What follows belongs to an exercise in optimizing a design on an open flow for small area, a short achievable clock period and few clock cycles per item; a production flow would make more cautious choices. The RTL was checked by simulation tests, not by an equivalence proof against the original design. Some runs may be left out. An edit can pass the tests and still lose a function that they never use. The clock cells of run 5 come from the design's own scripts or RTL, not from TritonCTS. The clock input has no modelled driver; a real chip could not lean on it and would need a root buffer or a full tree.

Run 1, nets reached from selected ports:
(6 px per micron)
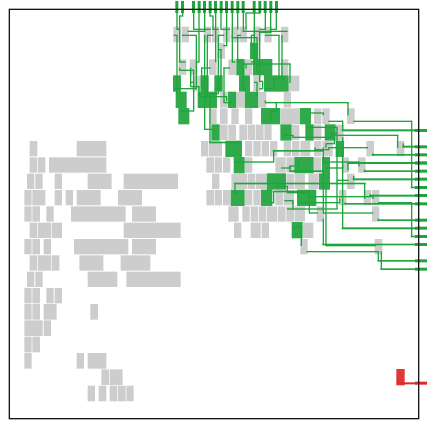
Run 1, signal wires on met1:
(8 px per micron)
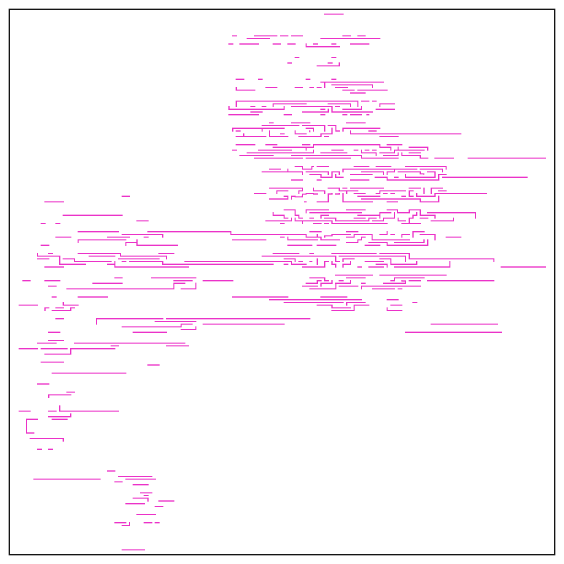
Run 1, routing congestion:
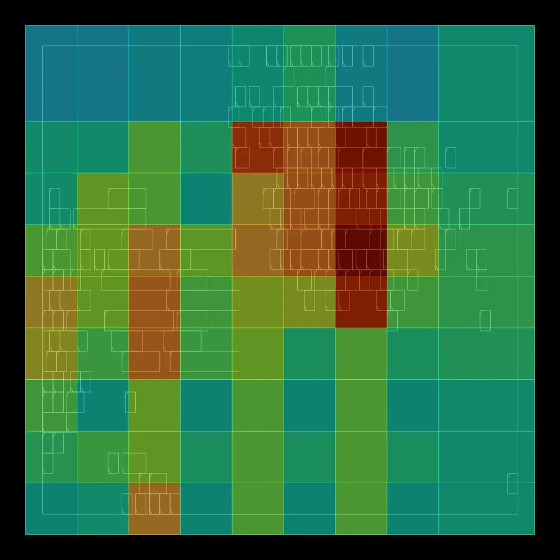
Run 1, the whole layout, all layers:
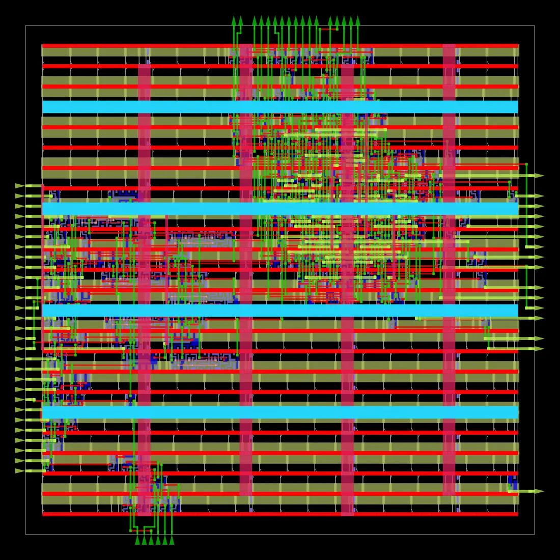
--- flow/run.sh ---
#!/bin/bash
# Own layout flow: the standard synthesis, its combinational logic mapped again for area
# (remap.sh), then the standard ORFS layout with plain buffers on the ports and a tighter
# setup target for repair_timing. Each tool's output goes to a log file of its own here.
set -euo pipefail
cd "$(dirname "$0")/.."
RES=orfs/results/$FLOW_PLATFORM/top/base
mkdir -p logs_flow
bash standard.sh synth > logs_flow/1_standard_synth.log 2>&1
cp $RES/1_2_yosys.v logs_flow/1_2_yosys.standard.v
bash flow/remap.sh logs_flow/1_2_yosys.standard.v $RES/1_2_yosys.v logs_flow > logs_flow/2_remap.log 2>&1
rm -f $RES/1_synth.odb $RES/1_synth.sdc
bash standard.sh "BUFFER_PORTS_ARGS=-buffer_cell sky130_fd_sc_hd__buf_1" \
  "SETUP_SLACK_MARGIN=${SETUP_MARGIN:-0}" finish > logs_flow/3_standard_layout.log 2>&1
--- flow/remap.sh ---
#!/bin/bash
# Re-map the combinational logic of the standard synthesis with stronger ABC scripts and keep
# the smallest result. The flip-flops, the constant cell and every port stay as the standard
# synthesis made them: the cells are turned back into plain logic (unmap.py), except the
# sequential ones, and mapped again.
# usage: remap.sh NETLIST_IN NETLIST_OUT LOGDIR
set -euo pipefail
IN=$1; OUT=$2; LOGS=$3
HERE=$(cd "$(dirname "$0")" && pwd)
LIB=$FLOW_HOME/platforms/sky130hd/lib/sky130_fd_sc_hd__tt_025C_1v80.lib
TMP=$LOGS/remap; mkdir -p "$TMP"
python3 "$HERE/unmap.py" "$LIB" "$TMP/unmap.v" 2> "$TMP/unmap.log"
# the platform's don't-use cells
DU=$(awk '/DONT_USE_CELLS *\+=/{f=1} f{print; if ($0 !~ /\\$/) f=0}' "$FLOW_HOME/platforms/sky130hd/config.mk" \
     | tr ' \\' '\n\n' | grep '^sky130_fd_sc_hd__' | sort -u | sed 's/^/-dont_use /' | tr '\n' ' ')
echo "don't use: $DU"
i=0
run_one() {
  local k=$1 scr=$2
  printf '%s\n' "$scr" | tr ';' '\n' > "$TMP/s$k.abc"
  yosys -l "$TMP/remap$k.log" -p "
    read_liberty -lib $LIB
    read_verilog -defer $IN
    hierarchy -top top
    techmap -map $TMP/unmap.v
    techmap
    opt -purge
    abc -script $TMP/s$k.abc -liberty $LIB $DU
    opt_clean -purge
    splitnets
    opt_clean -purge
    tee -q -o $TMP/stat$k.txt stat -liberty $LIB
    write_verilog -noexpr -noattr -nohex -nodec $TMP/cand$k.v" > /dev/null 2>&1 || true
}
SCRIPTS=(
  "strash; dch; map -a; topo; dnsize"
  "strash; &get -n; &deepsyn -T 40 -S 1; &put; dch; map -a"
  "strash; &get -n; &deepsyn -T 40 -S 7; &put; dch; map -a"
  "strash; &get -n; &deepsyn -T 40 -S 23; &put; dch; map -a"
)
for k in "${!SCRIPTS[@]}"; do run_one "$k" "${SCRIPTS[$k]}" & done
wait
best=""; bestA=""
for k in "${!SCRIPTS[@]}"; do
  a=$(sed -n "s/.*Chip area for module '.top': *//p" "$TMP/stat$k.txt" 2>/dev/null || true)
  echo "script $k: ${SCRIPTS[$k]} area ${a:-failed}"
  [[ -n "$a" ]] || continue
  if [[ -z "$bestA" ]] || awk "BEGIN{exit !($a < $bestA)}"; then best=$k; bestA=$a; fi
done
echo "chosen: script $best, area $bestA"
cp "$TMP/cand$best.v" "$OUT"
--- flow/unmap.py ---
#!/usr/bin/env python3
"""Write a Yosys techmap file that turns each combinational cell of a liberty file back into
plain logic (assign statements from the cells' function attributes). Cells with a flip-flop,
latch or state table, cells without inputs and cells whose functions name anything but their
own pins are left out, so a techmap with this file keeps them as they are.
usage: unmap.py LIB OUT"""
import re
import sys

lib = open(sys.argv[1]).read()
out = open(sys.argv[2], "w")


def groups(text, kind):
    """(name, body) of each top-level `kind ("name") { ... }` group in text."""
    for m in re.finditer(r'\b%s\s*\(\s*"?([^")]*)"?\s*\)\s*\{' % kind, text):
        depth, i = 1, m.end()
        while depth:
            c = text[i]
            depth += c == "{"
            depth -= c == "}"
            i += 1
        yield m.group(1), text[m.end():i - 1], m.start()


n = 0
for cell, body, _ in groups(lib, "cell"):
    if re.search(r"\b(ff|latch|statetable|ff_bank|latch_bank)\s*\(", body):
        continue
    pins = {}
    for pin, pbody, _ in groups(body, "pin"):
        d = re.search(r'direction\s*:\s*"?(\w+)', pbody)
        f = re.search(r'\bfunction\s*:\s*"([^"]*)"', pbody)
        pins[pin] = (d.group(1) if d else "", f.group(1) if f else None)
    ins = [p for p, (d, _) in pins.items() if d == "input"]
    outs = [p for p, (d, _) in pins.items() if d == "output"]
    if not ins or not outs:
        continue
    ok = True
    assigns = []
    for p in outs:
        f = pins[p][1]
        if f is None or set(re.findall(r"[A-Za-z_]\w*", f)) - set(ins):
            ok = False
            break
        assigns.append(f"  assign {p} = {f.replace('!', '~').replace('+', '|').replace('*', '&')};")
    if not ok:
        continue
    out.write(f"module \\{cell} ({', '.join(ins + outs)});\n")
    out.write("".join(f"  input {p};\n" for p in ins))
    out.write("".join(f"  output {p};\n" for p in outs))
    out.write("\n".join(assigns) + "\nendmodule\n")
    n += 1
print(f"{n} cells", file=sys.stderr)
--- standard.sh ---
#!/bin/bash
# synth_recipe.tcl (not shown) runs the flow's synth.tcl, then flattens the netlist and writes it again
# the make line also repeats each setting of config.mk as NAME=value (left out here)
make -C /OpenROAD-flow-scripts/flow DESIGN_CONFIG=/design/flow/config.mk WORK_HOME=/design/flow/orfs CLKGATE_MAP_FILE= SYNTH_SCRIPT=/design/flow/synth_recipe.tcl "${@:-finish}"
--- config.mk ---
export PLATFORM = sky130hd
export DESIGN_NAME = top
export DESIGN_NICKNAME = top
export VERILOG_FILES = /design/flow/design.v
export SDC_FILE = /design/flow/constraint.sdc
export NUM_CORES = 4
export LEC_CHECK = 0
export CAP_MARGIN = 20
export CORE_AREA = 2 2 66 66
export DIE_AREA = 0 0 68 68
export SLEW_MARGIN = 20
--- constraint.sdc ---
create_clock -name core_clock -period 10.0 [get_ports {clk}]
set_input_delay 2.0000 -clock core_clock [delete_from_list [all_inputs] [get_ports {clk}]]
set_output_delay 2.0000 -clock core_clock [all_outputs]
set_load 0.01 [all_outputs]
--- design.v ---
module top(
    input clk,
    input rst,
    input [31:0] num,
    input start,
    output logic [31:0] Result,
    output done
    );
    wire big = |num[31:6];
    reg [5:0] idx;
    always @(posedge clk or posedge rst) begin
        if (rst)
            idx <= 6'd5;
        else if (start)
            idx <= num[5:0] | {6{big}};
    end
    always @(*) begin
        case (idx)
        6'd0 : Result = 32'h00000001;
        6'd1 : Result = 32'h00000001;
        6'd2 : Result = 32'h00000002;
        6'd3 : Result = 32'h00000006;
        6'd4 : Result = 32'h00000018;
        6'd5 : Result = 32'h00000078;
        6'd6 : Result = 32'h000002d0;
        6'd7 : Result = 32'h000013b0;
        6'd8 : Result = 32'h00009d80;
        6'd9 : Result = 32'h00058980;
        6'd10: Result = 32'h00375f00;
        6'd11: Result = 32'h02611500;
        6'd12: Result = 32'h1c8cfc00;
        6'd13: Result = 32'h7328cc00;
        6'd14: Result = 32'h4c3b2800;
        6'd15: Result = 32'h77775800;
        6'd16: Result = 32'h77758000;
        6'd17: Result = 32'heecd8000;
        6'd18: Result = 32'hca730000;
        6'd19: Result = 32'h06890000;
        6'd20: Result = 32'h82b40000;
        6'd21: Result = 32'hb8c40000;
        6'd22: Result = 32'he0d80000;
        6'd23: Result = 32'h33680000;
        6'd24: Result = 32'hd1c00000;
        6'd25: Result = 32'h7bc00000;
        6'd26: Result = 32'h91800000;
        6'd27: Result = 32'h58800000;
        6'd28: Result = 32'hae000000;
        6'd29: Result = 32'hb6000000;
        6'd30: Result = 32'h54000000;
        6'd31: Result = 32'h2c000000;
        6'd32: Result = 32'h80000000;
        6'd33: Result = 32'h80000000;
        default: Result = 32'h00000000;
        endcase
    end
    assign done = 1'b1;
endmodule
==> metrics.md, run 1 <==
| Metric | Value |
|---|---|
| Status | `complete, no violations` |
| Layout Nets | `228` |
| Largest net degree at the start of global routing | `11` |
| Die X | `approximately 68 microns` |
| GRT overflow | `0` |
| I/O Pins | `between 60 and 70` |
| Sink Count | `6` |
| Largest regs | `idx (6)` |
| WL per Instance | `12.3 microns` |
| Initial antenna violation count | `0` |
| Worst-path cell chain | `clkinv_1 -> nor3_1 -> clkinv_1 -> nor2_1 -> clkinv_1 -> o21ai_0 -> o21ai_0 -> clkinv_1 -> nor2_1 -> o32ai_1 -> nand2_1 -> a21oi_1 -> buf_1` |
| Worst Clk Skew | `0 ns` |
| Pre-CTS setup slack | `5.25 ns` |
| Core ar. | `0.00397 sq mm` |
| Syn avg cell area | `6.03 sq um` |
| Initial cell density of the core | `0.185` |
| Clock buffer count from CTS | `3` |
| Final period util | `0.507` |
| All-layer global routing usage | `0.126` |
| Tightest hold margin | `approximately 0.62 ns` |
| CTS root buffer | `clkbuf_8` |
| Largest Register | `idx` |
| Worst Path Max Fanout | `7` |
| Clock buffer depth | `2` |
| Crit end category | `primary output` |
| Worst-Skew Late Latency | `0.22 ns` |
| Final setup fails | `0` |
| HPWL Detailed | `2410 microns` |
| First-pass GRT wire length | `~4500 microns` |
| GP Congestion | `1.01` |
| Post CTS Setup Buffer Count | `0` |
| Vias in the first global route | `approximately 1100` |
| Fin crit period | `around 5 ns` |
| Gate Count Post-Synth | `122` |
| Number of remaining DRC errors | `0` |
| HP Class | `register to register` |
| Max FFs per register | `6` |
| Layout cells sized above 1 | `0.0733` |
| TritonCTS clock tree | `yes` |
| Via density | `5.22` |
| Area Growth Syn to Fin | `47.8%` |
| Crit path buf inv count | `5` |
| Die H | `68 microns` |
| DRT iter0 DRCs | `roughly 140` |
| Critical path's largest stage delay | `0.48 ns` |
| Syn_nets | `157` |
| CP Class | `register to primary output` |
| Htree depth | `1` |
Testbench counts for the RTL of run 1, summed over its fixed seeds: cycles 2,400, items 2,400.
-- 'nets reached from selected ports' (at the start) --
legend:
  `Result`:
    color: green
    bits: 32
    direction: output
    end_cells: 32
    wire: 721 microns
  `done`:
    color: red
    bits: 1
    direction: output
    end_cells: 1
    wire: 3.80 microns

-- 'signal wires on met1' (at the start) --
wire length on this layer: 1180 microns
share of all routed wire: 40%
main direction: horizontal
nets with wire on the layer: 180

-- 'routing congestion' (at the start) --
post-layout util: 0.274
global-route met2 utilization: 0.203

-- 'the whole layout, all layers' (at the start) --
FP Rows: 23
DIE AREA: 0.00462 sq mm

[run 1: per-stage QoR]
step	instances	instance area, sq um
3_3_place_gp	238	1050
3_5_place_dp	238	1050
6_report	241	1090
2_1_floorplan	122	736
5_1_grt	241	1090
4_1_cts	241	1090
[run 1: worst paths after layout]
kind | depth (start not counted) | from | endpoint
worst max-delay path | 13 | idx[3]$_DFFE_PP0P_ | Result[24]
min in group asynchronous | 2 | rst | idx[5]$_DFFE_PP0P_
worst min-delay path | 1 | idx[2]$_DFFE_PP1P_ | idx[2]$_DFFE_PP1P_
max in group asynchronous | 2 | rst | idx[2]$_DFFE_PP1P_
worst max register to register | 1 | idx[0]$_DFFE_PP1P_ | idx[0]$_DFFE_PP1P_
worst min register to register | 1 | idx[2]$_DFFE_PP1P_ | idx[2]$_DFFE_PP1P_
[run 1: placed cells by master (no fill, tap or decap), drive strengths merged]
master and count:
dfstp 2, a21oi 7, clkbuf 3, o32a 6, conb 1, nor2 33
nand3 2, o311ai 2, nand2 10, o21ai 10, o31ai 3, o22ai 1
a32oi 1, a31oi 2, o32ai 1, clkinv 22, nor4 5, nor3 6
buf 66, a31o 1, o221ai 1, dfrtp 4, or4 2
[run 1: layer usage]
layer / global-route usage / wire length, microns
met2: 0.203 / 1250
met3: 0.0214 / 445
met1: 0.157 / 1180
met5: 0 / 0
met4: 0.0700 / 87
[run 1: cell type report]
type                       instances  area (sq um)  share of cell area
timing repair buffer              66           248               0.228
sequential                         6           153               0.140
clock buffer                       3          41.3              0.0380
inverter                          22          82.6              0.0759
tap                               50          62.6              0.0575
multi-input combinational         94           500               0.460
==> run 1 -> run 2 <==
--- a/flow/run.sh
+++ b/flow/run.sh
@@ -8,7 +8,8 @@
 mkdir -p logs_flow
 bash standard.sh synth > logs_flow/1_standard_synth.log 2>&1
 cp $RES/1_2_yosys.v logs_flow/1_2_yosys.standard.v
-bash flow/remap.sh logs_flow/1_2_yosys.standard.v $RES/1_2_yosys.v logs_flow > logs_flow/2_remap.log 2>&1
+bash flow/remap.sh logs_flow/1_2_yosys.standard.v $RES/1_2_yosys.v logs_flow constraint.sdc > logs_flow/2_remap.log 2>&1
 rm -f $RES/1_synth.odb $RES/1_synth.sdc
-bash standard.sh "BUFFER_PORTS_ARGS=-buffer_cell sky130_fd_sc_hd__buf_1" \
-  "SETUP_SLACK_MARGIN=${SETUP_MARGIN:-0}" finish > logs_flow/3_standard_layout.log 2>&1
+VARS=("BUFFER_PORTS_ARGS=-buffer_cell sky130_fd_sc_hd__buf_1")
+if [[ -n "${LAYOUT_VARS:-}" ]]; then IFS='|' read -ra more <<< "$LAYOUT_VARS"; VARS+=("${more[@]}"); fi
+bash standard.sh "${VARS[@]}" finish > logs_flow/3_standard_layout.log 2>&1
--- a/flow/remap.sh
+++ b/flow/remap.sh
@@ -3,9 +3,9 @@
 # the smallest result. The flip-flops, the constant cell and every port stay as the standard
 # synthesis made them: the cells are turned back into plain logic (unmap.py), except the
 # sequential ones, and mapped again.
-# usage: remap.sh NETLIST_IN NETLIST_OUT LOGDIR
+# usage: remap.sh NETLIST_IN NETLIST_OUT LOGDIR SDC
 set -euo pipefail
-IN=$1; OUT=$2; LOGS=$3
+IN=$1; OUT=$2; LOGS=$3; SDC=$4
 HERE=$(cd "$(dirname "$0")" && pwd)
 LIB=$FLOW_HOME/platforms/sky130hd/lib/sky130_fd_sc_hd__tt_025C_1v80.lib
 TMP=$LOGS/remap; mkdir -p "$TMP"
@@ -32,20 +32,37 @@
     tee -q -o $TMP/stat$k.txt stat -liberty $LIB
     write_verilog -noexpr -noattr -nohex -nodec $TMP/cand$k.v" > /dev/null 2>&1 || true
 }
+DS="strash; &get -n; &deepsyn -T 30"
 SCRIPTS=(
-  "strash; dch; map -a; topo; dnsize"
-  "strash; &get -n; &deepsyn -T 40 -S 1; &put; dch; map -a"
-  "strash; &get -n; &deepsyn -T 40 -S 7; &put; dch; map -a"
-  "strash; &get -n; &deepsyn -T 40 -S 23; &put; dch; map -a"
+  "strash; dch; map"
+  "strash; dch; map -D 900 -a"
+  "$DS -S 1; &put; balance; dch; map"
+  "$DS -S 7; &put; balance; dch; map"
+  "$DS -S 23; &put; balance; dch; map"
+  "$DS -S 7; &put; &get -n; &b -d; &put; dch; map"
+  "$DS -S 7; &put; dch; map -a"
+  "$DS -S 1; &put; dch; map -D 1000"
 )
 for k in "${!SCRIPTS[@]}"; do run_one "$k" "${SCRIPTS[$k]}" & done
 wait
-best=""; bestA=""
+best=""; bestS=""
 for k in "${!SCRIPTS[@]}"; do
   a=$(sed -n "s/.*Chip area for module '.top': *//p" "$TMP/stat$k.txt" 2>/dev/null || true)
-  echo "script $k: ${SCRIPTS[$k]} area ${a:-failed}"
-  [[ -n "$a" ]] || continue
-  if [[ -z "$bestA" ]] || awk "BEGIN{exit !($a < $bestA)}"; then best=$k; bestA=$a; fi
+  [[ -n "$a" ]] || { echo "script $k failed"; continue; }
+  cat > "$TMP/sta$k.tcl" <<EOT
+read_liberty $LIB
+read_verilog $TMP/cand$k.v
+link_design top
+read_sdc $SDC
+set_propagated_clock [all_clocks]
+report_checks -to [all_outputs] -format end -group_path_count 1
+report_checks -to [all_registers -data_pins] -format end -group_path_count 1
+EOT
+  sta -no_init -exit "$TMP/sta$k.tcl" > "$TMP/sta$k.log" 2>&1 || true
+  read -r o r < <(awk '/\(output\)/{o=$4} /\/D /{r=$(NF-2)} END{print o+0, r+0}' "$TMP/sta$k.log")
+  s=$(awk "BEGIN{p=$o+2.5; if ($r > p) p=$r; printf \"%.1f\", ($a+350)*p}")
+  echo "script $k: ${SCRIPTS[$k]}: area $a, output arrival $o, register arrival $r, estimate $s"
+  if [[ -z "$bestS" ]] || awk "BEGIN{exit !($s < $bestS)}"; then best=$k; bestS=$s; fi
 done
-echo "chosen: script $best, area $bestA"
+echo "chosen: script $best, estimate $bestS"
 cp "$TMP/cand$best.v" "$OUT"
--- a/config.mk
+++ b/config.mk
@@ -7,5 +7,6 @@
 export LEC_CHECK = 0
 export CAP_MARGIN = 20
 export CORE_AREA = 2 2 66 66
+export CTS_BUF_LIST = sky130_fd_sc_hd__clkbuf_2
 export DIE_AREA = 0 0 68 68
 export SLEW_MARGIN = 20
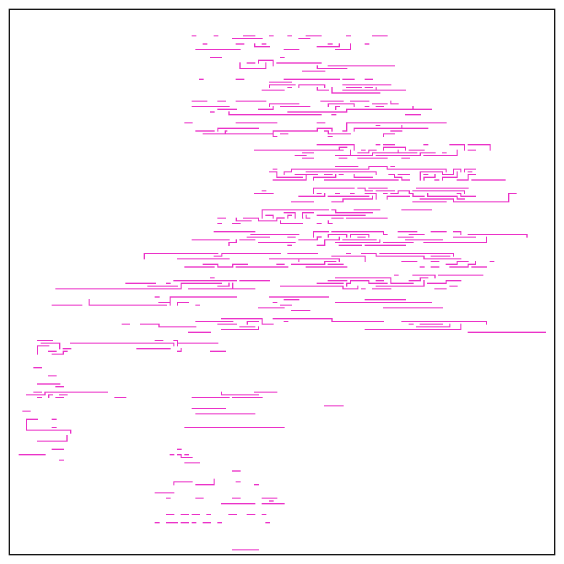
Run 2: signal wires on met1
(8 px per micron)
main direction: horizontal
longest straight run: 15.6 microns
share of all routed wire: 39%
wire length on this layer: 1190 microns

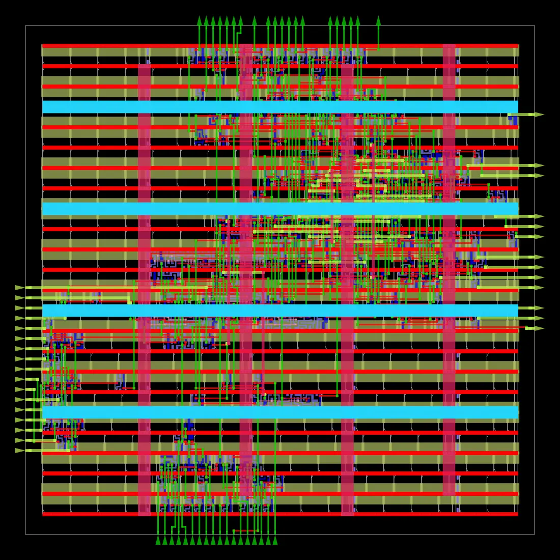
Run 2: the whole layout, all layers
I/O Pins: 68
post-layout util: 0.273

==> run 2 against run 1 <==
Against the previous run: fmax rose by 12%; largest cell class unchanged; clock skew did not move; still clean; die area did not move.
==> metrics.md, run 2 <==
| Metric | Value |
|---|---|
| Gate Count Post-Synth | `121 (-0.82%)` |
| Clock buffer count from CTS | `3 (unchanged)` |
| Initial cell density of the core | `0.192 (+0.00630)` |
| FP Rows | `23 (unchanged)` |
| Number of remaining DRC errors | `0 (unchanged)` |
| CTS root buffer | `clkbuf_2` |
| FF+latch area | `153 sq um (unchanged)` |
| Core ar. | `0.00397 sq mm (unchanged)` |
| Area Growth Syn to Fin | `42.8%` |
| DIE AREA | `0.00462 sq mm (unchanged)` |
| CP Class | `register to primary output` |
| Footprint of the multi-input gates | `552 sq um (+10%)` |
| Status | `complete, no violations` |
| Die H | `68 microns (unchanged)` |
| Die X | `68 microns (unchanged)` |
| Layout cells sized above 1 | `0.0842 (+0.0109)` |
| Worst Path Max Fanout | `9 (+2)` |
| WL per Instance | `12.8 microns (+4.0%)` |
| TritonCTS clock tree | `yes` |
| Critical path's largest stage delay | `0.57 ns (+0.09 ns)` |
| Final period util | `0.453 (-0.0538)` |
| Final setup fails | `0 (unchanged)` |
| Syn avg cell area | `6.29 sq um (+4.3%)` |
| Via density | `5.07 (-2.9%)` |
| Initial antenna violation count | `0 (unchanged)` |
| Finished Layout Cells | `240 (-0.41%)` |
[run 2: through the flow]
stage	instance area, sq um	setup slack, ns
6_report	1090	5.47
5_1_grt	1090	5.15
4_1_cts	1090	5.45
3_5_place_dp	1070	5.72
3_3_place_gp	1070	5.67
2_1_floorplan	761	6.10
[run 2: final timing paths]
kind                               startpoint                 end  slack [ns]  cells past startpoint
setup / recovery           idx[3]$_DFFE_PP0P_          Result[22]        5.47                      8
hold / removal             idx[0]$_DFFE_PP1P_  idx[0]$_DFFE_PP1P_        0.64                      1
setup reg to reg           idx[2]$_DFFE_PP1P_  idx[2]$_DFFE_PP1P_        9.06                      1
hold reg to reg            idx[0]$_DFFE_PP1P_  idx[0]$_DFFE_PP1P_        0.64                      1
max in group asynchronous                 rst  idx[2]$_DFFE_PP1P_        8.15                      2
min in group asynchronous                 rst  idx[1]$_DFFE_PP0P_        1.62                      2
[run 2: routing by layer]
layer / vias up / track usage / share of wire
met5: - / 0 / 0
met4: 0 / 0.0525 / 0.019
met3: 8 / 0.0197 / 0.097
met2: 68 / 0.240 / 0.49
met1: 549 / 0.172 / 0.39
li1: 592 / - / -
[run 2: layout make-up]
type,count,area share
inverters,15,0.0518
multi-input cells,100,0.508
clock buffers,3,0.0138
flip-flops and latches,6,0.141
well taps,50,0.0576
repair buffers,66,0.228
==> run 2 -> run 3 <==
--- a/flow/remap.sh
+++ b/flow/remap.sh
@@ -15,9 +15,13 @@
      | tr ' \\' '\n\n' | grep '^sky130_fd_sc_hd__' | sort -u | sed 's/^/-dont_use /' | tr '\n' ' ')
 echo "don't use: $DU"
 i=0
+# The flip-flops' fan-in (the operand checks and the hold multiplexers) has slack to spare and
+# is mapped for area; the table behind the flip-flops, which sets the clock period, is mapped
+# with each script below in turn.
 run_one() {
   local k=$1 scr=$2
-  printf '%s\n' "$scr" | tr ';' '\n' > "$TMP/s$k.abc"
+  printf '%s\n' "$scr" | tr ';' '\n' > "$TMP/rom$k.abc"
+  printf '%s\n' "strash; dch; map -a" | tr ';' '\n' > "$TMP/in$k.abc"
   yosys -l "$TMP/remap$k.log" -p "
     read_liberty -lib $LIB
     read_verilog -defer $IN
@@ -25,23 +29,28 @@
     techmap -map $TMP/unmap.v
     techmap
     opt -purge
-    abc -script $TMP/s$k.abc -liberty $LIB $DU
+    select -set flops t:sky130_fd_sc_hd__df*
+    select -set incone @flops %ci*
+    select -set rom @incone %n
+    abc -script $TMP/in$k.abc -liberty $LIB $DU @incone
+    abc -script $TMP/rom$k.abc -liberty $LIB $DU @rom
+    select -clear
     opt_clean -purge
     splitnets
     opt_clean -purge
     tee -q -o $TMP/stat$k.txt stat -liberty $LIB
     write_verilog -noexpr -noattr -nohex -nodec $TMP/cand$k.v" > /dev/null 2>&1 || true
 }
-DS="strash; &get -n; &deepsyn -T 30"
+DS="strash; &get -n; &deepsyn"
 SCRIPTS=(
   "strash; dch; map"
-  "strash; dch; map -D 900 -a"
-  "$DS -S 1; &put; balance; dch; map"
-  "$DS -S 7; &put; balance; dch; map"
-  "$DS -S 23; &put; balance; dch; map"
-  "$DS -S 7; &put; &get -n; &b -d; &put; dch; map"
-  "$DS -S 7; &put; dch; map -a"
-  "$DS -S 1; &put; dch; map -D 1000"
+  "$DS -T 20 -S 1; &put; balance; dch; map"
+  "$DS -T 30 -S 2; &put; balance; dch; map"
+  "$DS -T 40 -S 3; &put; balance; dch; map"
+  "$DS -T 30 -S 4; &put; balance; dch; map -D 700"
+  "$DS -T 30 -S 5; &put; &get -n; &b -d; &dch; &nf; &put"
+  "$DS -T 25 -S 6; &put; balance; dch; map"
+  "$DS -T 35 -S 7; &put; balance; dch; map"
 )
 for k in "${!SCRIPTS[@]}"; do run_one "$k" "${SCRIPTS[$k]}" & done
 wait
@@ -60,7 +69,7 @@
 EOT
   sta -no_init -exit "$TMP/sta$k.tcl" > "$TMP/sta$k.log" 2>&1 || true
   read -r o r < <(awk '/\(output\)/{o=$4} /\/D /{r=$(NF-2)} END{print o+0, r+0}' "$TMP/sta$k.log")
-  s=$(awk "BEGIN{p=$o+2.5; if ($r > p) p=$r; printf \"%.1f\", ($a+350)*p}")
+  s=$(awk "BEGIN{p=$o+2.5; if ($r > p) p=$r; printf \"%.1f\", ($a+290)*p}")
   echo "script $k: ${SCRIPTS[$k]}: area $a, output arrival $o, register arrival $r, estimate $s"
   if [[ -z "$bestS" ]] || awk "BEGIN{exit !($s < $bestS)}"; then best=$k; bestS=$s; fi
 done
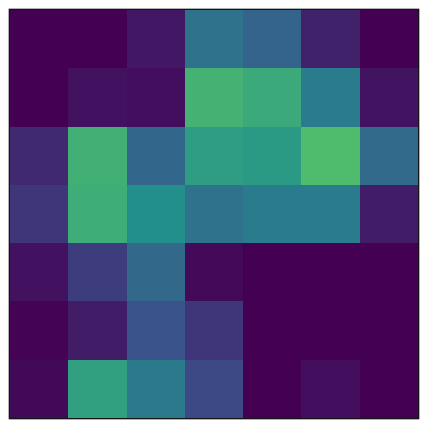
Run 3: placement density heat map
(6 px per micron) The die is cut into 7 by 7 equal tiles; dark purple is low, yellow is high, 0 to 100% covered.
emptiest ninth of the die: south-east
fullest tile: 69%
nearly empty tiles: 27%

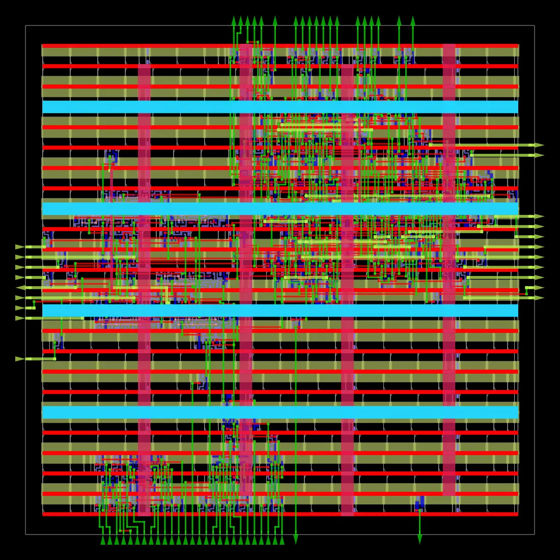
Run 3: the whole layout, all layers
Die H: 68 microns
Die X: 68 microns

==> run 3 against run 2 <==
Against the previous run: still clean; clock skew did not move; synthesized area unchanged; critical path depth did not move; utilization stayed put; worst setup slack better by 0.26 ns; final cell count rose by 2.1%; wire length down 7.1%; global-route usage fell by 1.3 points.
==> metrics.md, run 3 <==
| Metric | Value |
|---|---|
| Area Growth Syn to Fin | `42.8% (unchanged)` |
| Final period util | `0.427 (-0.0262)` |
| Finished Layout Cells | `245 (+2.1%)` |
| DIE AREA | `0.00462 sq mm (unchanged)` |
| Final setup fails | `0 (unchanged)` |
| Post-DP Area | `0.00107 sq mm (unchanged)` |
| Via density | `4.90 (-3.3%)` |
| CP Class | `register to primary output` |
| Clock buffer count from CTS | `3 (unchanged)` |
| CTS root buffer | `clkbuf_2` |
| TNS Setup | `0 ns` |
| Worst-Skew Late Latency | `0.22 ns` |
| TritonCTS clock tree | `yes` |
| Syn avg cell area | `6.04 sq um (-4.0%)` |
| FP Rows | `23 (unchanged)` |
| Largest regs | `idx (6)` |
| Worst Path Max Fanout | `6 (-3)` |
| Initial cell density of the core | `0.192 (unchanged)` |
| Worst-path clk slew | `0.05 ns` |
| Gate Count Post-Synth | `126 (+4.1%)` |
| Post-route setup slack | `5.73 ns (+0.262 ns)` |
| Pre-CTS setup slack | `6.00 ns (+0.281 ns)` |
| Status | `complete, no violations` |
| I/O Pins | `68 (unchanged)` |
| Post CTS Setup Buffer Count | `0` |
| Final Cell Area | `0.00109 sq mm (unchanged)` |
| Initial antenna violation count | `0 (unchanged)` |
| Layout cells sized above 1 | `0.0769 (-0.00729)` |
| Number of remaining DRC errors | `0 (unchanged)` |
run 3: final cells by class:
cell class                 instances  area (sq um)
clock buffer                       3          15.0
fill                             478          2890
inverter                          18          67.6
multi-input combinational        102           541
sequential                         6           153
tap                               50          62.6
timing repair buffer              66           248
run 3: worst paths after layout:
path                               startpoint                  to  slack [ns]  depth (start not counted)
setup / recovery           idx[3]$_DFFE_PP0P_          Result[23]        5.73                          8
hold / removal             idx[5]$_DFFE_PP0P_  idx[5]$_DFFE_PP0P_        0.59                          1
setup reg to reg           idx[1]$_DFFE_PP0P_  idx[1]$_DFFE_PP0P_        9.12                          1
hold reg to reg            idx[5]$_DFFE_PP0P_  idx[5]$_DFFE_PP0P_        0.59                          1
max in group asynchronous                 rst  idx[2]$_DFFE_PP1P_        8.14                          2
min in group asynchronous                 rst  idx[3]$_DFFE_PP0P_        1.63                          2
run 3: critical path, stage by stage, from the launching register on:
cell      delay [ns]
dfrtp_1         0.42
clkinv_1        0.19
nor3_1          0.48
clkinv_1        0.24
a21oi_1         0.20
o21ai_0         0.17
nand3_1         0.11
o21ai_0         0.09
buf_1           0.13
run 3: stage by stage:
| step | utilization | hold WS (ns) |
|---|---|---|
| 2_1_floorplan | - | 0.543 |
| 3_3_place_gp | 0.270 | 0.581 |
| 3_5_place_dp | 0.270 | 0.592 |
| 4_1_cts | 0.273 | 0.606 |
| 5_1_grt | 0.273 | 0.623 |
| 6_report | 0.273 | 0.594 |
run 3: layer usage:
metal	vias to the layer above	wire, microns	share of wire	global-route usage
li1	591	-	-	-
met1	556	1170	0.41	0.153
met2	50	1400	0.49	0.217
met3	4	254	0.089	0.0247
met4	0	26	0.0091	0.0425
met5	-	0	0	0
==> run 3 -> run 4 <==
--- a/flow/run.sh
+++ b/flow/run.sh
@@ -10,6 +10,8 @@
 cp $RES/1_2_yosys.v logs_flow/1_2_yosys.standard.v
 bash flow/remap.sh logs_flow/1_2_yosys.standard.v $RES/1_2_yosys.v logs_flow constraint.sdc > logs_flow/2_remap.log 2>&1
 rm -f $RES/1_synth.odb $RES/1_synth.sdc
-VARS=("BUFFER_PORTS_ARGS=-buffer_cell sky130_fd_sc_hd__buf_1")
+# Port buffers: the smallest plain buffer. Timing repair: upsizing only, aiming 5.8 ns below
+# the clock period (about where the added area stops paying for the shorter period).
+VARS=("BUFFER_PORTS_ARGS=-buffer_cell sky130_fd_sc_hd__buf_1" "SETUP_SLACK_MARGIN=5.8" "SETUP_MOVE_SEQUENCE=sizeup")
 if [[ -n "${LAYOUT_VARS:-}" ]]; then IFS='|' read -ra more <<< "$LAYOUT_VARS"; VARS+=("${more[@]}"); fi
 bash standard.sh "${VARS[@]}" finish > logs_flow/3_standard_layout.log 2>&1
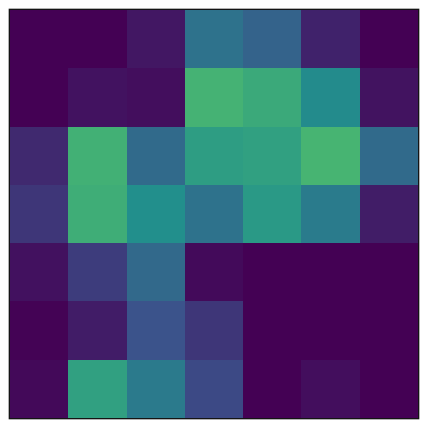
Run 4: placement density heat map
(6 px per micron) The die is cut into 7 by 7 equal tiles; dark purple is low, yellow is high, 0 to 100% covered.
nearly empty tiles: 27%
emptiest ninth of the die: south-east
fullest tile: 66%
mean over tiles: 23%

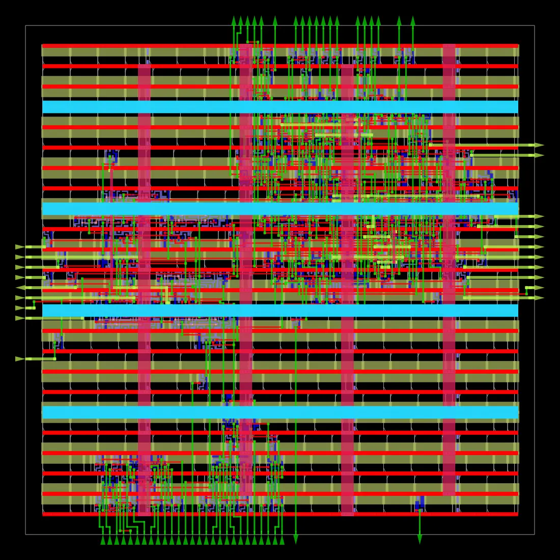
Run 4: the whole layout, all layers
Final Cell Area: 0.00110 sq mm
Finished Layout Cells: 245
final WL: 2880 microns

==> run 4 against run 3 <==
Against the previous run: sequential share of layout area fell by 0.11 points; die area unchanged; largest cell class unchanged; clock-buffer cell count unchanged; fmax increased by 6.6%; worst hold slack better by 0.011 ns.
==> metrics.md, run 4 <==
| Metric | Value |
|---|---|
| Initial cell density of the core | `0.192 (unchanged)` |
| Hold path cells | `1 (unchanged)` |
| Fin crit period | `4.00 ns` |
| Area Growth Syn to Fin | `45.1%` |
| Worst R2R End | `idx[0]$_DFFE_PP1P_` |
| DIE AREA | `0.00462 sq mm (unchanged)` |
| Post-layout util | `0.278 (+0.00441)` |
| DRT iter0 DRCs | `83` |
| Post CTS Setup Buffer Count | `0 (unchanged)` |
| Die H | `68 microns (unchanged)` |
| Worst Path Max Fanout | `11 (+5)` |
| F_max | `0.250 GHz` |
| Clock buffer depth | `2` |
| Die X | `68 microns (unchanged)` |
| WL per Instance | `11.7 microns` |
| Layout Nets | `between 200 and 250` |
| RSZ-0062 raised after global routing | `no` |
| Crit Reg-Reg Startpoint | `idx[0]$_DFFE_PP1P_` |
| Max FFs per register | `6` |
| Worst-Skew Late Latency | `0.22 ns (about the same)` |
| R2r setup slk | `9.13 ns (about the same)` |
| Largest net degree at the start of global routing | `15` |
| Final period util | `0.400 (-0.0264)` |
| GRT overflow | `0` |
| Cell area after synthesis | `approximately 760 sq um` |
| Gate Count Post-Synth | `126 (unchanged)` |
| Tightest hold margin | `0.605 ns (+0.0113 ns)` |
| Status | `complete, no violations` |
| Worst-path clk slew | `0.05 ns (about the same)` |
| Initial antenna violation count | `0 (unchanged)` |
| HPWL Detailed | `2440 microns` |
| Commonest non-fill, non-tap cell in the layout | `buf_1` |
| Layout cells sized above 1 | `0.0974 (+0.0205)` |
| Via density | `4.91 (+0.25%)` |
| Clock buffer count from CTS | `3 (unchanged)` |
| All-layer global routing usage | `0.126` |
| Antenna cell count | `0` |
| Placed cells | `242` |
| TNS Setup | `0 ns (unchanged)` |
| Yosys warns | `1` |
| CP startpoint | `idx[2]$_DFFE_PP1P_` |
| Largest regs | `idx (6)` |
| CP Class | `register to primary output` |
| Core ar. | `0.00397 sq mm` |
| Sink Count | `6` |
| End of the critical path | `Result[28]` |
| Number of remaining DRC errors | `0 (unchanged)` |
| Via count | `1204` |
| Syn avg cell area | `6.04 sq um (unchanged)` |
| Worst Clk Skew | `0 ns` |
| Worst r2r path cells | `1 (unchanged)` |
| Largest Register | `idx` |
| Final setup fails | `0 (unchanged)` |
| # Max-Cap Violations | `0` |
| I/O Pins | `68 (unchanged)` |
| CTS root buffer | `clkbuf_2` |
| TritonCTS clock tree | `yes` |
| First-pass GRT wire length | `approximately 4600 microns` |
| FP Rows | `23 (unchanged)` |
## run 4: area by class of cell
class / count / area [sq um]
multi-input cells: 102 / 557
inverters: 18 / 67.6
well taps: 50 / 62.6
clock buffers: 3 / 15.0
repair buffers: 66 / 248
fillers: 479 / 2870
flip-flops and latches: 6 / 154
## run 4: worst min-delay path by stage
stage	from	endpoint	slack, ns
floorplan	idx[3]$_DFFE_PP0P_	idx[3]$_DFFE_PP0P_	0.54
global placement	idx[5]$_DFFE_PP0P_	idx[5]$_DFFE_PP0P_	0.58
detailed placement	idx[5]$_DFFE_PP0P_	idx[5]$_DFFE_PP0P_	0.59
CTS	idx[2]$_DFFE_PP1P_	idx[2]$_DFFE_PP1P_	0.61
global route	idx[2]$_DFFE_PP1P_	idx[2]$_DFFE_PP1P_	0.62
finish	idx[2]$_DFFE_PP1P_	idx[2]$_DFFE_PP1P_	0.61
## run 4: worst max-delay path, stage by stage (launching register included)
cell	delay, ns
dfstp_2	0.63
clkinv_1	0.17
nand2_1	0.17
a21oi_1	0.10
or2_2	0.32
a211o_2	0.26
buf_1	0.12
## run 4: metrics by stage
step	setup slack, ns	area, sq um
2_1_floorplan	6.25	761
3_3_place_gp	5.97	1070
3_5_place_dp	6.00	1070
4_1_cts	5.83	1090
5_1_grt	5.82	1100
6_report	6.00	1100
## run 4: layer usage
layer,wire length [microns],vias up,global-route usage
met5,0,-,0
met4,30,0,0.0450
met3,216,6,0.0247
met2,1420,48,0.216
met1,1210,559,0.155
li1,-,591,-
## run 4: what timing repair did
item                       in CTS  in global routing
setup endpoints to repair       1                 12
pin swaps                       0                  0
hold buffers                    0                  0
resized for setup               1                  5
gates cloned                    0                  0
==> run 4 -> run 5 <==
--- a/flow/run.sh
+++ b/flow/run.sh
@@ -10,8 +10,10 @@
 cp $RES/1_2_yosys.v logs_flow/1_2_yosys.standard.v
 bash flow/remap.sh logs_flow/1_2_yosys.standard.v $RES/1_2_yosys.v logs_flow constraint.sdc > logs_flow/2_remap.log 2>&1
 rm -f $RES/1_synth.odb $RES/1_synth.sdc
-# Port buffers: the smallest plain buffer. Timing repair: upsizing only, aiming 5.8 ns below
-# the clock period (about where the added area stops paying for the shorter period).
-VARS=("BUFFER_PORTS_ARGS=-buffer_cell sky130_fd_sc_hd__buf_1" "SETUP_SLACK_MARGIN=5.8" "SETUP_MOVE_SEQUENCE=sizeup")
+# Port buffers: the smallest plain buffer. Timing repair: upsizing only, aiming 5.85 ns below
+# the clock period (about where the added area stops paying for the shorter period). Clock
+# tree: one buffer for all six flip-flops (clkbuf.tcl, run after CTS).
+VARS=("BUFFER_PORTS_ARGS=-buffer_cell sky130_fd_sc_hd__buf_1" "SETUP_SLACK_MARGIN=5.85" "SETUP_MOVE_SEQUENCE=sizeup"
+      "POST_CTS_TCL=$PWD/flow/clkbuf.tcl")
 if [[ -n "${LAYOUT_VARS:-}" ]]; then IFS='|' read -ra more <<< "$LAYOUT_VARS"; VARS+=("${more[@]}"); fi
 bash standard.sh "${VARS[@]}" finish > logs_flow/3_standard_layout.log 2>&1
==> flow/clkbuf.tcl (new file) <==
# Clock tree for a handful of flip-flops: after CTS, the tree CTS built is replaced by one
# clock buffer, placed at the centre of the flip-flops, that drives every flip-flop clock pin,
# so all of them see the same clock arrival through a single buffer. Run as the POST_CTS hook.
set block [ord::get_db_block]
set port_net [[$block findBTerm clk] getNet]
set sinks {}
set bufs {}
set nets {}
set queue [list $port_net]
while {[llength $queue]} {
  set net [lindex $queue 0]
  set queue [lrange $queue 1 end]
  foreach it [$net getITerms] {
    if {![$it isInputSignal]} { continue }
    set inst [$it getInst]
    if {[string match "sky130_fd_sc_hd__clkbuf_*" [[$inst getMaster] getName]]} {
      lappend bufs $inst
      set out [[$inst findITerm X] getNet]
      lappend nets $out
      lappend queue $out
    } else {
      lappend sinks $it
    }
  }
}
set xs 0; set ys 0
foreach it $sinks {
  set loc [[$it getInst] getLocation]
  incr xs [lindex $loc 0]; incr ys [lindex $loc 1]
  $it disconnect
}
foreach inst $bufs { odb::dbInst_destroy $inst }
foreach net $nets { odb::dbNet_destroy $net }
set master [[ord::get_db] findMaster sky130_fd_sc_hd__clkbuf_4]
set buf [odb::dbInst_create $block $master clkbuf_root]
set leaf [odb::dbNet_create $block clknet_root]
$leaf setSigType CLOCK
[$buf findITerm A] connect $port_net
[$buf findITerm X] connect $leaf
foreach it $sinks { $it connect $leaf }
set n [llength $sinks]
$buf setLocation [expr {$xs / $n}] [expr {$ys / $n}]
$buf setPlacementStatus PLACED
puts "clkbuf.tcl: removed [llength $bufs] CTS buffers; clkbuf_root drives $n clock pins"
detailed_placement
check_placement -verbose
estimate_parasitics -placement
report_clock_skew
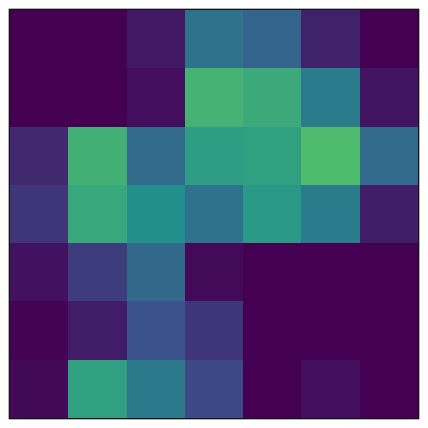
Run 5: placement density heat map
(6 px per micron) The die is cut into 7 by 7 equal tiles; dark purple is low, yellow is high, 0 to 100% covered.
mean over tiles: 22%
nearly empty tiles: 29%
fullest tile: 69%
emptiest ninth of the die: south-east

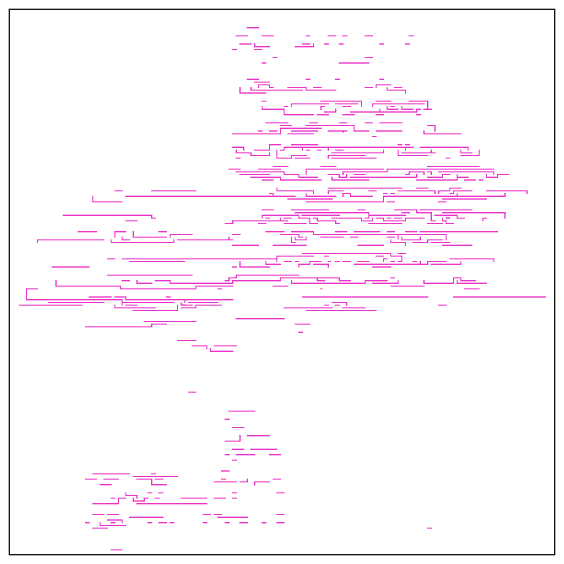
Run 5: signal wires on met1
(8 px per micron)
longest straight run: 21.2 microns
main direction: horizontal
wire length on this layer: 1180 microns
nets with wire on the layer: 196

==> run 5 against run 4 <==
Against the previous run: still clean; flip-flop and latch count unchanged; first-iteration DRC count grew 17%; final cell count shrank 0.82%; worst setup slack gained 0.068 ns; critical path depth increased by 1; utilization is 0.25 points lower; synthesized cell count unchanged; synthesized area did not move; final area decreased by 0.91%; critical endpoint is now Result[31]; largest cell class unchanged.
==> metrics.md, run 5 <==
| Metric | Value |
|---|---|
| RSZ-0062 raised after global routing | `no` |
| Post-layout util | `0.275 (-0.00252)` |
| CP Class | `register to primary output` |
| Commonest non-fill, non-tap cell in the layout | `buf_1` |
| GRT overflow | `0 (unchanged)` |
| Syn avg cell area | `6.04 sq um (unchanged)` |
| Hold path cells | `1 (unchanged)` |
| Crit path max-delay family | `buffers and inverters` |
| Initial cell density of the core | `0.192 (unchanged)` |
| Crit Reg-Reg Startpoint | `idx[0]$_DFFE_PP1P_` |
| Cell area after synthesis | `761 sq um (unchanged)` |
| Worst r2r path cells | `1 (unchanged)` |
| Crit-path most repeated cell | `clkinv_1` |
| HPWL Detailed | `2440 microns (unchanged)` |
| Via density | `4.90 (-0.35%)` |
| DRT iter0 DRCs | `97 (+17%)` |
| WL per Instance | `11.7 microns (-0.16%)` |
| Status | `complete, no violations` |
| All-layer global routing usage | `0.123 (-0.00274)` |
| Via count | `1190 (-1.2%)` |
| Number of remaining DRC errors | `0 (unchanged)` |
| Initial antenna violation count | `0 (unchanged)` |
| Worst Hold End | `idx[3]$_DFFE_PP0P_` |
| Crit-path slowest cell | `dfrtp_2` |
| Fin crit period | `3.94 ns (-0.0681 ns)` |
| Worst-Skew Late Latency | `0.13 ns (-0.09 ns)` |
| Worst R2R End | `idx[0]$_DFFE_PP1P_` |
| Largest regs | `idx (6)` |
| R2r setup slk | `9.13 ns (about the same)` |
| Final WL | `2850 microns (-0.97%)` |
| Area Growth Syn to Fin | `43.8%` |
| Largest Register | `idx` |
| Core ar. | `0.00397 sq mm (unchanged)` |
| Layout Nets | `230 (-0.86%)` |
| Crit path buf inv count | `3 (+1)` |
| I/O Pins | `68 (unchanged)` |
| FP Rows | `23 (unchanged)` |
| Die H | `68 microns (unchanged)` |
| TNS Setup | `0 ns (unchanged)` |
| Placed cells | `242 (unchanged)` |
| Yosys warns | `1 (unchanged)` |
| # Max-Cap Violations | `0 (unchanged)` |
| First-pass GRT wire length | `4580 microns (-0.61%)` |
| Finished Layout Cells | `243 (-0.82%)` |
| Max FFs per register | `6 (unchanged)` |
| Worst-path clk slew | `0.06 ns (about the same)` |
| Gate Count Post-Synth | `126 (unchanged)` |
| Syn_nets | `between 150 and 200` |
[run 5: worst max-delay path by stage]
| stage | startpoint | to | cells after the start |
|---|---|---|---|
| 3_5_place_dp | idx[3]$_DFFE_PP0P_ | Result[23] | 8 |
| 3_3_place_gp | idx[3]$_DFFE_PP0P_ | Result[23] | 8 |
| 2_1_floorplan | idx[3]$_DFFE_PP0P_ | Result[23] | 7 |
| 6_report | idx[1]$_DFFE_PP0P_ | Result[31] | 7 |
| 5_1_grt | idx[1]$_DFFE_PP0P_ | Result[31] | 7 |
[run 5: area by class of cell]
type                    instances  area, sq um
repair buffers                 66          248
inverters                      18         67.6
fillers                       478         2880
well taps                      50         62.6
flip-flops and latches          6          154
plain buffers                   1         7.51
multi-input cells             102          554
[run 5: through the flow]
| step | hold slack [ns] | cell area [sq um] | worst slack [ns] |
|---|---|---|---|
| 3_3_place_gp | 0.581 | 1070 | 5.97 |
| 6_report | 0.607 | 1090 | 6.06 |
| 5_1_grt | 0.626 | 1090 | 5.88 |
| 2_1_floorplan | 0.543 | 761 | 6.25 |
| 3_5_place_dp | 0.592 | 1070 | 6.00 |
[run 5: routing by layer]
layer | global-route usage | vias to the layer above | wire (microns)
met5 | 0 | - | 0
met4 | 0.0225 | 0 | 28
met3 | 0.0247 | 6 | 242
met2 | 0.217 | 49 | 1400
met1 | 0.155 | 546 | 1180
li1 | - | 589 | -

## re-timing with driven ports
The results above use ideal ports. As a check the final layouts listed here were re-extracted and re-timed, cells and wires unchanged.
Step 1 (the two cells are an assumption about what drives the block):
set clk [get_ports {clk}]
set_driving_cell -lib_cell sky130_fd_sc_hd__clkbuf_16 $clk
set_driving_cell -lib_cell sky130_fd_sc_hd__buf_2 [delete_from_list [all_inputs] $clk]
Step 2 also shifts input and output timing later by t, the mid clock arrival at the registers, as if the neighbouring blocks saw the same clock.
a / b / c = ideal / step 1 / step 2; a / b = the first two.
run	shift t [ns]	slack for setup (ns)	worst setup path after step 2	latest minus earliest clock arrival (ns)
run 1	0.242	4.933 / 4.910 / 5.153	register to output	0.001 / 0.001
run 2	0.245	5.471 / 5.451 / 5.697	register to output	0.005 / 0.005
run 3	0.233	5.733 / 5.717 / 5.950	register to output	0.002 / 0.002
run 4	0.233	5.997 / 5.981 / 6.215	register to output	0.003 / 0.003
run 5	0.150	6.065 / 6.048 / 6.198	register to output	0.000 / 0.000
After both steps setup and hold are still met in every run listed.
